What follows belongs to an exercise in optimizing a design on an open flow for small area, a short achievable clock period and few clock cycles per item; a production flow would make more cautious choices. Only simulation tests tie the RTL to the original design; equivalence was not proved. Some runs may be left out. An edit can pass the tests and still lose a function that they never use.

--- flow/design.v: outline only ---
// module conv_top: 2105 lines
// module conv_fa: 4 lines
// module conv_ha: 4 lines
// module conv_pp3: 3 lines
// module conv_pp2: 3 lines
// module conv_bpp: 3 lines
// module conv_bpp0: 3 lines
// module conv_cy: 3 lines
// module conv_xor2: 3 lines
module conv_top(
    input           clk,
    input           rst_n,
    input           start,
    input   [127:0] feature,
    input   [71:0]  weight,
    output          ready,
    output          done,
    output  [7:0]   c11_sa,
    output  [7:0]   c12_sa,
    output  [7:0]   c21_sa,
    output  [7:0]   c22_sa,
    output  [7:0]   c11_custom,
    output  [7:0]   c12_custom,
    output  [7:0]   c21_custom,
    output  [7:0]   c22_custom,
    output  [7:0]   c11_serial,
    output  [7:0]   c12_serial,
    output  [7:0]   c21_serial,
    output  [7:0]   c22_serial
);
  // ...
==> flow/flow/run.sh <==
#!/bin/bash
# Own flow: the standard layout (standard.sh) unchanged, except that the
# port buffers are plain buffers (buf_2) rather than the cell buffer_ports
# picks by default (clkdlybuf4s50_1, a slow delay cell).
set -euo pipefail
bash standard.sh synth > synth.log 2>&1
bash standard.sh BUFFER_PORTS_ARGS="-buffer_cell sky130_fd_sc_hd__buf_2" finish > layout.log 2>&1
==> flow/standard.sh <==
#!/bin/bash
# synth_recipe.tcl (not shown) runs the flow's synth.tcl, then flattens the netlist and writes it again
# the make line also repeats each setting of config.mk as NAME=value (left out here)
make -C /OpenROAD-flow-scripts/flow DESIGN_CONFIG=/design/flow/config.mk WORK_HOME=/design/flow/orfs CLKGATE_MAP_FILE= SYNTH_SCRIPT=/design/flow/synth_recipe.tcl "${@:-finish}"
==> flow/config.mk <==
export PLATFORM = sky130hd
export DESIGN_NAME = conv_top
export DESIGN_NICKNAME = conv_top
export VERILOG_FILES = /design/flow/design.v
export SDC_FILE = /design/flow/constraint.sdc
export NUM_CORES = 4
export LEC_CHECK = 0
export CAP_MARGIN = 20
export CORE_MARGIN = 2
export CORE_UTILIZATION = 60
export SETUP_SLACK_MARGIN = 5.0
export SLEW_MARGIN = 20
export SYNTH_HIERARCHICAL = 1
export SYNTH_MINIMUM_KEEP_SIZE = 0
==> flow/constraint.sdc <==
create_clock -name core_clock -period 10.0 [get_ports {clk}]
set_input_delay 2.0000 -clock core_clock [delete_from_list [all_inputs] [get_ports {clk}]]
set_output_delay 2.0000 -clock core_clock [all_outputs]
set_load 0.01 [all_outputs]
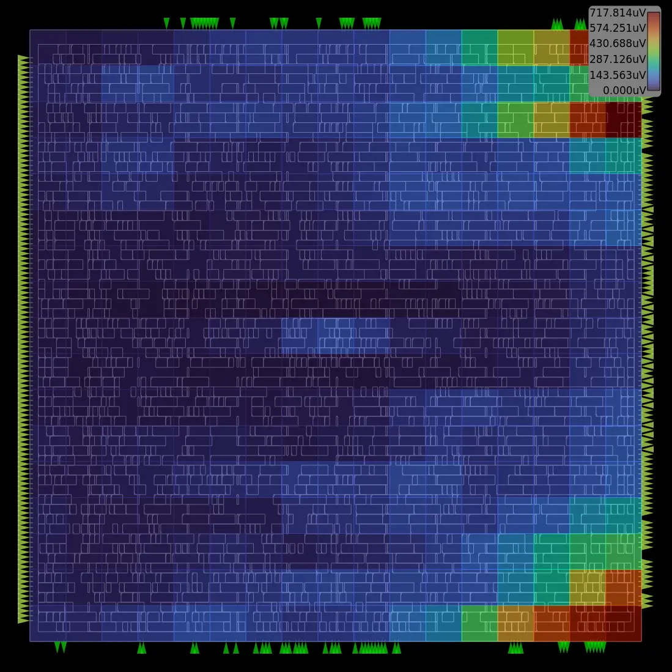
*Static IR drop, run 1*

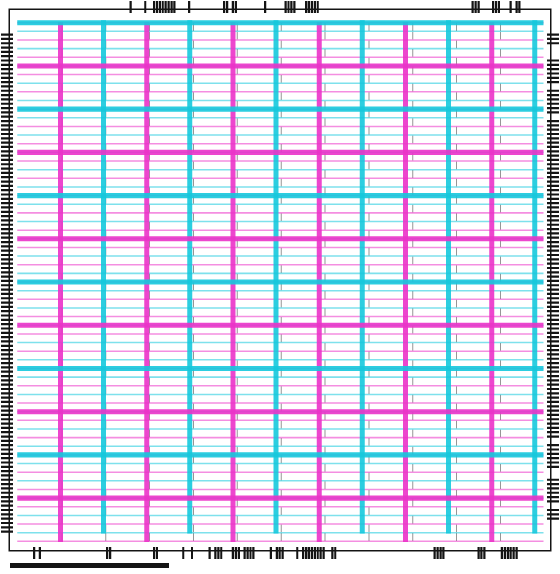
*Supply network, run 1*
Scale bar: 50 um. Pins as bars on the die edge. Tap cells in gray.
Key: VDD = cyan; VSS = magenta
12 straps on met4. 341 tap cells. 301 signal pins sit on the boundary. The core has 60 rows. 61 met1 rails follow the rows.
die height: 170 um
Core Box Area: 27000 um^2

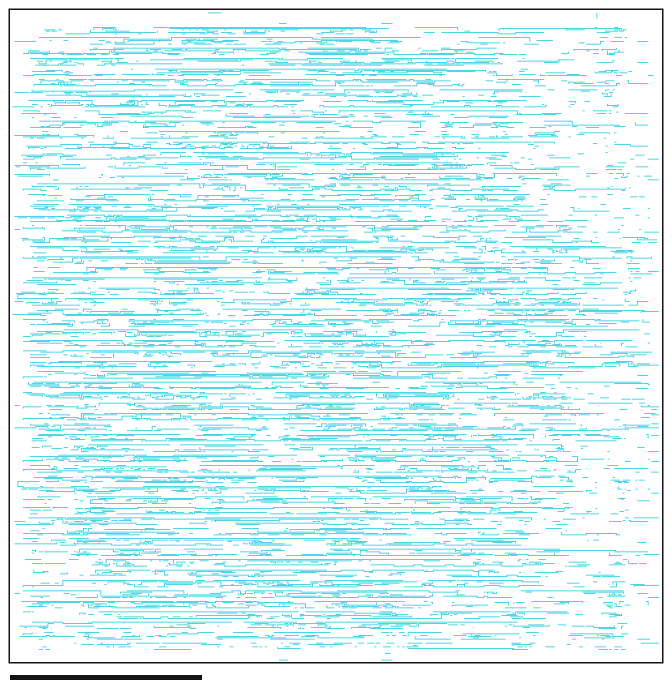
*M1 wires, run 1*
Scale bar: 50 um.
The layer holds 35% of the routed length. The layer carries 21.4 mm of wire. The wires run mostly horizontal. 2034 nets have wire on it.
Vias: 13200
routed wire length: 60400 um
met1 Use GR: 54.1%

==> results.yml, run 1 <==
synth:
  synth_compound_area_share_pct: 0.341
  synthCells: 1670
  synth_mux_area_share_pct: 7.27
  synth_cell_type_count: 28
  synth_top_family_by_area: "adder cells"
  synth_ff_type: "dfxtp_1"
  synth.area.top_cells: "fa_1 (47%), nand2_1 (15%), xor2_1 (13%), dfxtp_1 (9.7%), mux2_2 (4.4%)"
  synth_fa_ha_area_share_pct: 47.3
  synth.yosys.seq_area_share_pct: 9.70
  yosys.area_share.simple_pct: 15.2
  syn_area_um2: 16500
  synth_top_area_cell: "fa_1"
  yosys.area.top_type_share_pct: 46.5
  ys_warn_count: 7
final_layout:
  seq_cell_count: 80
  drive_above_1_share_pct: 23.3
  multi_input_cells: 1422
  num-nonclk-inverters: 21
  nNonClkBuffers: 301
  multi_input_comb_area_um2: 14000
  nets: 2432
  fin_util_pct: 66.3
  final-clk-cell-share_pct: 1.80
  clockBufferCount: 10
  area_delta_synth_final_pct: 8.43
  n_antenna_cell: 3
  multi_input_area_share_pct: 77.9
  buffer_area_share_pct: 8.45
detailed_routing:
  highest_layer: "met4"
  detail-route-antenna-nets: 0
  firstDrtPassIters: 6
  detail_route.iter0.violations: 1520
grt:
  grt_max_degree: 66
  grt_pass1_wl_um: 87200
  grt_remaining_overflow: 0
  antenna_found_initial: 0
  grt_use_met3_pct: 14.9
placement:
  dp_cells: 2165
  gp_congestion: 0.977
  port_buffers: 300
timing:
  period_needed_ns: 4.94
  rsz0062_at_grt: "true"
  fin_crit_sh_pct: 49.4
  holdWs_ns: 0.408
  report.final.slew_viol_count: 0
  final-setup-viol-count: 0
  fmax_ghz: 0.203
  fin_skew_ns: 0.00829
floorplan:
  fp.dieArea_um2: 28900
  ios: 301
worst_hold_path:
  hold_class: "flop to flop"
critical_path:
  cp_slowest_cell: "fa_1"
  crit_fanout: 16
  crit_cells: 8
  path_buf_inv: 1
  crit_top_cell: "fa_1"
  cp.required_ns: 10.23
  crit_path_max_incr_delay_ns: 0.52
outcome:
  outcome: "timing/DRC/antenna clean"
clock_network:
  path_clk_slew_ns: 0.07
  holdBufCountCts: 0
  clock_latency_ns: 0.35
Testbench counts for the RTL of run 1, summed over its fixed seeds: cycles 768, items 256.
==> run 2, diff against run 1 <==
--- a/flow/design.v
+++ b/flow/design.v
@@ -2108,23 +2108,4 @@
     assign co = (a & b) | (a & c) | (b & c);
 endmodule
-module conv_ha(input a, input b, output s, output co);
-    assign s  = a ^ b;
-    assign co = a & b;
-endmodule
-module conv_pp3(input s1, input a, input s2, input b, input s3, input c, output y);
-    assign y = ~((s1 & a) | (s2 & b) | (s3 & c));
-endmodule
-module conv_pp2(input s1, input a, input s3, input c, output y);
-    assign y = ~((s1 & a) | (s3 & c));
-endmodule
-module conv_bpp(input one, input two, input neg, input a, input b, output y);
-    assign y = ((a & one) | (b & two)) ^ neg;
-endmodule
-module conv_bpp0(input one, input neg, input a, output y);
-    assign y = (a & one) ^ neg;
-endmodule
-module conv_cy(input a, input b, input t, input c, output co);
-    assign co = (a & b) | (t & c);
-endmodule
 module conv_xor2(input a, input b, output y);
     assign y = a ^ b;
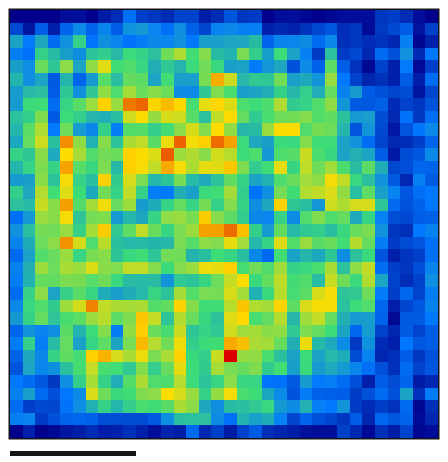
*Wire density map, run 2*
Scale bar: 50 um. 34 x 34 tiles, from dark blue (low) to red (high), scaled to the fullest tile. Values are wire area over tile area, all layers added.
The mean over all tiles is 0.38. The fullest tile reaches 0.93. 37% of the tiles are over half the peak. 1.6% of the tiles are nearly empty.
total track usage: 43.0%
WL/cell: 27.6 um

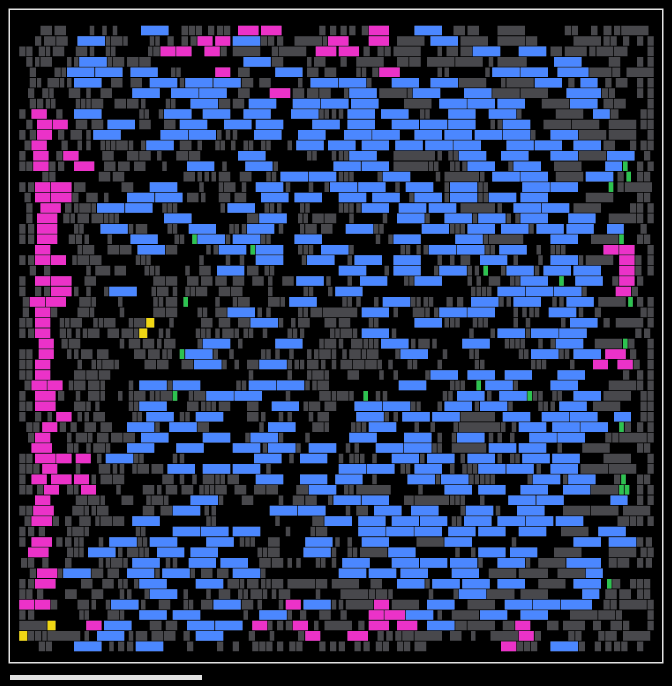
*Gate families picked out, run 2*
Scale bar: 50 um.
Key: adder and majority cells = blue [cells 394, where widely spread]; multiplexers = magenta [cells 96, where widely spread]; inverters = green [cells 21]; AND and OR gates = yellow [cells 4]
commonest non-fill, non-tap cell in the layout: nand2_1
multi-input combinational area share: 77.9%
non-filler cells, final: 2184

==> run 2 against run 1 <==
Effect of this change:
- count of clock-buffer cells in the layout stayed put
- synthesized cell count did not move
- cell area is the same
- first-iteration DRC count is the same
- sequential share of layout area is the same
- core utilization unchanged
- global-route usage unchanged
- flip-flop and latch count is the same
- synthesized area is the same
- critical endpoint unchanged
==> results.yml, run 2 <==
critical_path:
  cp-end-kind: "flop"
  crit_fanout: 16
  crit_path_max_incr_delay_ns: 0.52
  crit_cells: 8
  path_buf_inv: 1
  cp.required_ns: 10.23
  crit_top_cell: "fa_1"
  cp_slowest_cell: "fa_1"
detailed_routing:
  viasPerCell: 6.06
  drcViolationCount: 0
  firstDrtPassIters: 6
  drt-total-wl_um: 60400
  highest_layer: "met4"
  detail-route-antenna-nets: 0
final_layout:
  clockBufferCount: 10
  final-clk-cell-share_pct: 1.80
  buffer_area_share_pct: 8.45
  dominant_cells: "multi-input combinational cells"
  drive_above_1_share_pct: 23.3
  fin_util_pct: 66.3
  n_antenna_cell: 3
  multi_input_cells: 1422
  nNonClkBuffers: 301
  num-nonclk-inverters: 21
  seq_cell_count: 80
  area_delta_synth_final_pct: 8.43
  multi_input_comb_area_um2: 14000
  nets: 2432
synth:
  postSynth.asyncResetShare_pct: 0
  synth.area.top_cells: "fa_1 (47%), nand2_1 (15%), xor2_1 (13%), dfxtp_1 (9.7%), mux2_2 (4.4%)"
  synth_compound_area_share_pct: 0.341
  synth_ff_type: "dfxtp_1"
  synth_fa_ha_area_share_pct: 47.3
  synth_top_area_cell: "fa_1"
  ys_warn_count: 7
  synth_cell_type_count: 28
  synth_top_family_by_area: "adder cells"
  syn_area_um2: 16500
  synth.yosys.seq_area_share_pct: 9.70
  yosys.area_share.simple_pct: 15.2
  synthCells: 1670
  yosys.area.top_type_share_pct: 46.5
  synth_mux_area_share_pct: 7.27
placement:
  port_buffers: 300
  place_ws_ns: 4.66
  dpl_cell_area_um2: 17500
  dp_cells: 2165
  gp_congestion: 0.977
grt:
  grt_remaining_overflow: 0
  grt_use_met3_pct: 14.9
  grtUsageMet1_pct: 54.1
  antenna_found_initial: 0
  grt_pass1_wl_um: 87200
  grt_max_degree: 66
timing:
  final-setup-viol-count: 0
  fin_crit_sh_pct: 49.4
  fin_skew_ns: 0.00829
  rsz0062_at_grt: "true"
  holdWs_ns: 0.408
  period_needed_ns: 4.94
  fmax_ghz: 0.203
  report.final.slew_viol_count: 0
clock_network:
  path_clk_slew_ns: 0.07
  holdBufCountCts: 0
  clock_latency_ns: 0.35
  cts_max_level: 3
  cts_resized: 6
floorplan:
  fp.coreArea_um2: 27000
  ios: 301
  die_h_um: 170
  fp.dieArea_um2: 28900
outcome:
  outcome: "timing/DRC/antenna clean"
worst_hold_path:
  hold_class: "flop to flop"
Testbench counts for the RTL of run 2, summed over its fixed seeds: cycles 768, items 256.
==> run 3: too many edits to list; what changed since run 2 <==
flow/design.v: 2112 -> 4189 lines; modules unchanged: 2
  conv_top: edited, 2105 -> 4178 lines
  conv_ha: new, 4 lines
==> module conv_ha as of run 3 <==
module conv_ha(input a, input b, output s, output co);
    assign s  = a ^ b;
    assign co = a & b;
endmodule
==> flow/run.sh (new file) <==
#!/bin/bash
# synth_recipe.tcl (not shown) runs the flow's synth.tcl, then flattens the netlist and writes it again
# the make line also repeats each setting of config.mk as NAME=value (left out here)
make -C /OpenROAD-flow-scripts/flow DESIGN_CONFIG=/design/flow/config.mk WORK_HOME=/design/flow/orfs CLKGATE_MAP_FILE= SYNTH_SCRIPT=/design/flow/synth_recipe.tcl finish
--- a/flow/config.mk
+++ b/flow/config.mk
@@ -8,5 +8,5 @@
 export CAP_MARGIN = 20
 export CORE_MARGIN = 2
-export CORE_UTILIZATION = 60
+export CORE_UTILIZATION = 40
 export SETUP_SLACK_MARGIN = 5.0
 export SLEW_MARGIN = 20
removed: flow/flow/run.sh
removed: flow/standard.sh
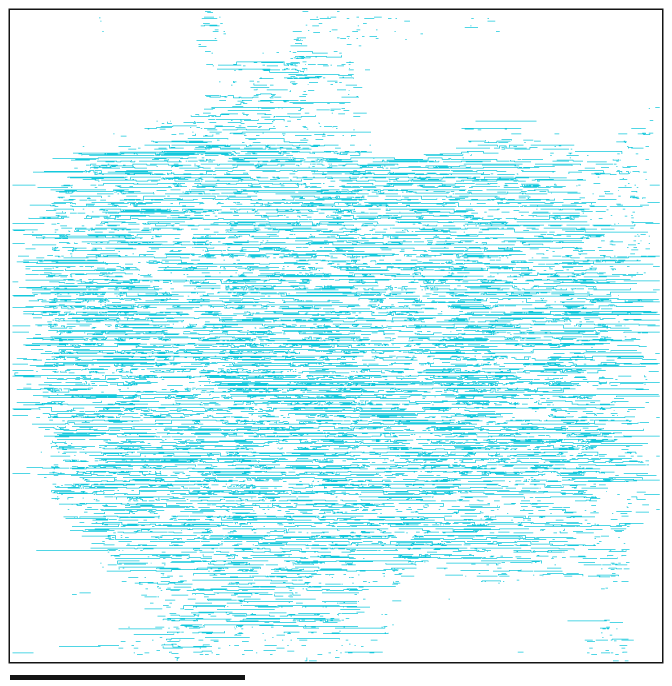
*M1 wires, run 3*
Scale bar: 100 um.
The layer carries 43.3 mm of wire. The wires run mostly horizontal. The longest straight run is 76.4 um. The layer holds 35% of the routed length. 3524 nets have wire on it.
routed wire length: 125000 um
met1 Use GR: 40.9%
Vias: 24400

==> run 3 against run 2 <==
Effect of this change:
- still clean on timing, DRC and antenna
- flip-flop and latch count increased by 65
- die area increased to 2.7 times the previous value
- non-clock buffer count rose by 53
- critical endpoint is now c12_custom[6]
==> results.yml, run 3 <==
outcome:
  outcome: "timing/DRC/antenna clean"
detailed_routing:
  viasPerCell: 5.83
  firstDrtPassIters: 8
  drcViolationCount: 0
  highest_layer: "met5"
  detail_route.iter0.violations: 3359
placement:
  gp_congestion: 0.946
  dp_cells: 4148
  place_ws_ns: 4.23
  port_buffers: 300
  dpl_cell_area_um2: 32800
synth:
  synth.area.top_cells: "fa_1 (51%), nand2_1 (16%), xor2_1 (15%), dfxtp_1 (9.7%), buf_2 (1.8%)"
  synth_top_area_cell: "fa_1"
  synth_ff_type: "dfxtp_1"
  syn_area_um2: 29900
  synthCells: 3130
  synth_cell_type_count: 24
  synth_compound_area_share_pct: 0.390
  yosys.area.top_type_share_pct: 51.5
  yosys.area_share.simple_pct: 16.8
  synth_mux_area_share_pct: 0
  postSynth.asyncResetShare_pct: 0
  synth_top_family_by_area: "adder cells"
final_layout:
  register_area_um2: 2920
  final_cells: 4192
  num-nonclk-inverters: 42
  drive_above_1_share_pct: 7.33
  multi_input_area_share_pct: 75.9
  nets: 4199
  clockBufferCount: 19
  buffer_area_share_pct: 9.78
  multi_input_comb_area_um2: 25900
  seq_cell_count: 145
  n_antenna_cell: 3
  layout_commonest_cell: "nand2_1"
  multi_input_cells: 2648
  area_delta_synth_final_pct: 14.1
  dominant_cells: "multi-input combinational cells"
timing:
  fin_crit_sh_pct: 52.8
  fin_skew_ns: 0
  fmax_ghz: 0.189
  rsz0062_at_grt: "true"
  final-setup-viol-count: 0
  report.final.slew_viol_count: 0
  holdWs_ns: 0.527
  period_needed_ns: 5.28
critical_path:
  r2r_slack_ns: 9.39
  path_buf_inv: 4
  cp-end-kind: "primary output"
  cp.required_ns: 8.00
  crit_top_cell: "fa_1"
  crit_path_max_incr_delay_ns: 0.58
  crit_fanout: 3
grt:
  antenna_found_initial: 6
  grt_remaining_overflow: 0
  grt_use_met3_pct: 13.3
  grt_use_total_pct: 33.0
  grt_max_degree: 33
  grt_pass1_wl_um: 180000
floorplan:
  fp.coreArea_um2: 74200
  fp.dieArea_um2: 76900
  die_h_um: 277
  ios: 301
clock_network:
  cts_resized: 227
  cts_max_level: 4
  holdBufCountCts: 0
  path_clk_slew_ns: 0.06
  clock_latency_ns: 0.49
Testbench counts for the RTL of run 3, summed over its fixed seeds: cycles 512, items 256.
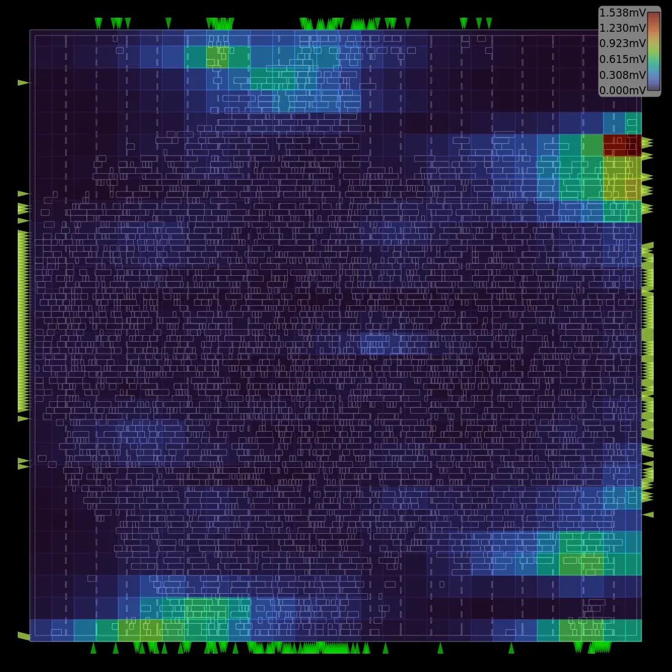
*Static IR drop, run 3*

==> run 4, diff against run 3 <==
--- a/flow/config.mk
+++ b/flow/config.mk
@@ -9,5 +9,4 @@
 export CORE_MARGIN = 2
 export CORE_UTILIZATION = 40
-export SETUP_SLACK_MARGIN = 5.0
 export SLEW_MARGIN = 20
 export SYNTH_HIERARCHICAL = 1
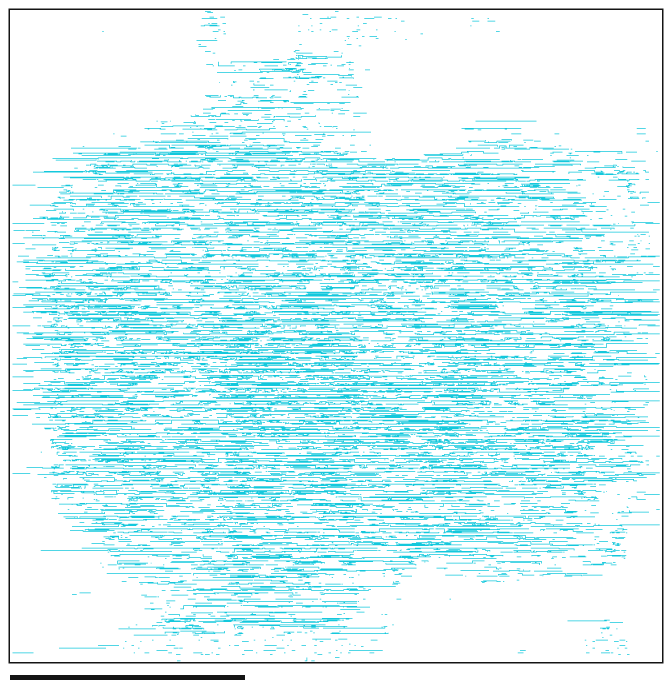
*M1 wires, run 4*
Scale bar: 100 um.
The wires run mostly horizontal. 3536 nets have wire on it.
Vias: 24300
met1 Use GR: 40.8%
routed wire length: 124000 um

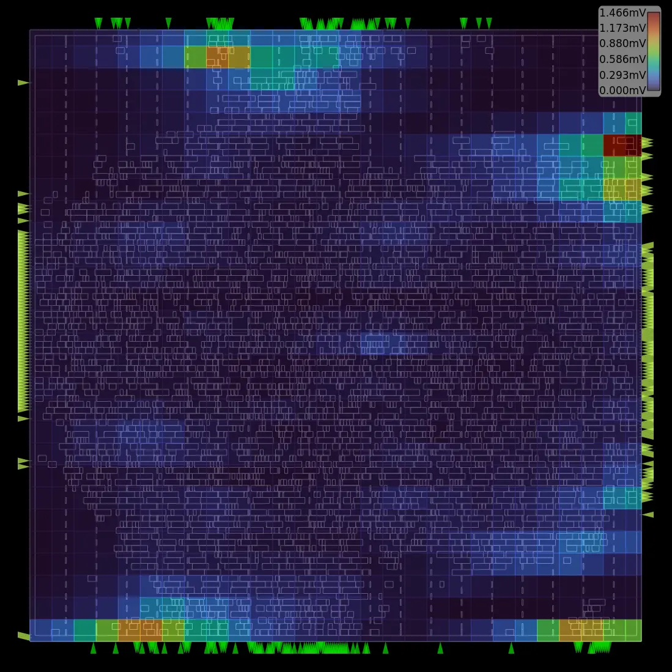
*Static IR drop, run 4*

==> run 4 against run 3 <==
Effect of this change:
- critical endpoint is now c21_serial[7]
- first-iteration DRC count increased by 4.3%
- highest routed layer unchanged
- hold slack improved by 0.00058 ns
- fmax decreased by 8.6%
- worst setup slack got worse by 0.50 ns
- clock skew unchanged
- still clean
- register-to-register slack about the same
==> results.yml, run 4 <==
final_layout:
  nFillCells: 7098
  layout_commonest_cell: "nand2_1"
  register_area_um2: 2900
  nNonClkBuffers: 344
  multi_input_cells: 2648
  drive_above_1_share_pct: 3.12
  dominant_cells: "multi-input combinational cells"
  nets: 4189
  num-nonclk-inverters: 42
  buffer_area_share_pct: 9.64
  fin_util_pct: 45.0
  area_delta_synth_final_pct: 11.8
  final-clk-cell-share_pct: 1.73
  seq_cell_count: 145
  multi_input_area_share_pct: 75.8
  clockBufferCount: 19
  seq_share_pct: 8.69
  n_antenna_cell: 3
  final_cells: 4182
  multi_input_comb_area_um2: 25300
outcome:
  outcome: "timing/DRC/antenna clean"
floorplan:
  fp.dieArea_um2: 76900
  chipWidth_um: 277
  fp.coreArea_um2: 74200
  taps: 969
  ios: 301
  fp-row-count: 100
  die_h_um: 277
synth:
  synth_compound_area_share_pct: 0.390
  synth.yosys.seq_area_share_pct: 9.72
  synth_top_family_by_area: "adder cells"
  synth_top_area_cell: "fa_1"
  yosys.area.top_type_share_pct: 51.5
  synth.area.top_cells: "fa_1 (51%), nand2_1 (16%), xor2_1 (15%), dfxtp_1 (9.7%), buf_2 (1.8%)"
  synth_cell_type_count: 24
  synth_fa_ha_area_share_pct: 52.3
  postSynth.asyncResetShare_pct: 0
  ys_warn_count: 7
  synth_fp_nets: 4121
  synth_ff_type: "dfxtp_1"
  synth_mux_area_share_pct: 0
  ys_ff_latch: 145
  yosys.area_share.simple_pct: 16.8
  syn_area_um2: 29900
  synthCells: 3130
  synth_edf_count: 0
critical_path:
  cp_slowest_cell: "clkdlybuf4s50_1"
  path_buf_inv: 1
  crit_path_max_incr_delay_ns: 0.60
  ff2ff_path_depth: 2
  path_cells: "fa_1, fa_1, fa_1, ha_1, a211oi_1, a21oi_1, xnor2_1, clkdlybuf4s50_1"
  cp.required_ns: 8.00
  crit_top_cell: "fa_1"
  crit_cells: 8
  r2r_slack_ns: 9.39
  path_class: "flop to primary output"
  cp-end-kind: "primary output"
  crit_fanout: 5
timing:
  rsz0062_at_grt: "false"
  tightest_slew_ns: 1.35
  fin_crit_sh_pct: 57.8
  fmax_ghz: 0.173
  period_needed_ns: 5.78
  fin_skew_ns: 0
  final-setup-viol-count: 0
  report.final.slew_viol_count: 0
  relSlewSlack_pct: 9.96
  holdWs_ns: 0.527
placement:
  gp_congestion: 0.946
  place_hpwl_um: 86300
  place_ws_ns: 4.23
  dpl_cell_area_um2: 32800
  dp_cells: 4148
  port_buffers: 300
detailed_routing:
  drcViolationCount: 0
  detail-route-antenna-nets: 0
  detail_route.iter0.violations: 3505
  viasPerCell: 5.82
  firstDrtPassIters: 9
  wl_per_cell_um: 29.7
  highest_layer: "met5"
  wl_met1_um: 43400
grt:
  grt_use_met3_pct: 13.3
  grt_pass1_wl_um: 179000
  grt_use_total_pct: 32.9
  antenna_found_initial: 6
  grt_max_degree: 33
  grt_remaining_overflow: 0
clock_network:
  cts_setup_buffers: 0
  clock_latency_ns: 0.49
  clock_tree.root_cell: "clkbuf_16"
  cts_tree: "done"
  cts_resized: 0
  cts_max_level: 4
  holdBufCountCts: 0
  path_clk_slew_ns: 0.06
worst_hold_path:
  hold_class: "flop to flop"
run:
  maxCapViolCount: 0

## re-timing with driven ports
The flow's constraints put no driver on any port. The routed layouts listed below were extracted and timed again, unchanged, in two steps. Step 1 (the two cells are an assumption about what drives the block):
set clk [get_ports {clk}]
set_driving_cell -lib_cell sky130_fd_sc_hd__clkbuf_16 $clk
set_driving_cell -lib_cell sky130_fd_sc_hd__buf_2 [delete_from_list [all_inputs] $clk]
Step 2 times the ports against the registers' clock, not the clock port: input delays grow and output delays shrink by t, the midpoint of the rising clock arrivals with the driver on. Three values: ideal, step 1, step 2; two values: the first two.
run	shift t [ns]	setup slack, ns	latest minus earliest clock arrival (ns)
run 1	0.400	5.063 / 5.023 / 4.684	0.008 / 0.008
run 2	0.400	5.063 / 5.023 / 4.684	0.008 / 0.008
run 3	0.560	4.716 / 4.649 / 4.389	0.020 / 0.021
run 4	0.561	4.216 / 4.149 / 4.066	0.021 / 0.020
After both steps setup and hold are still met in every run listed.
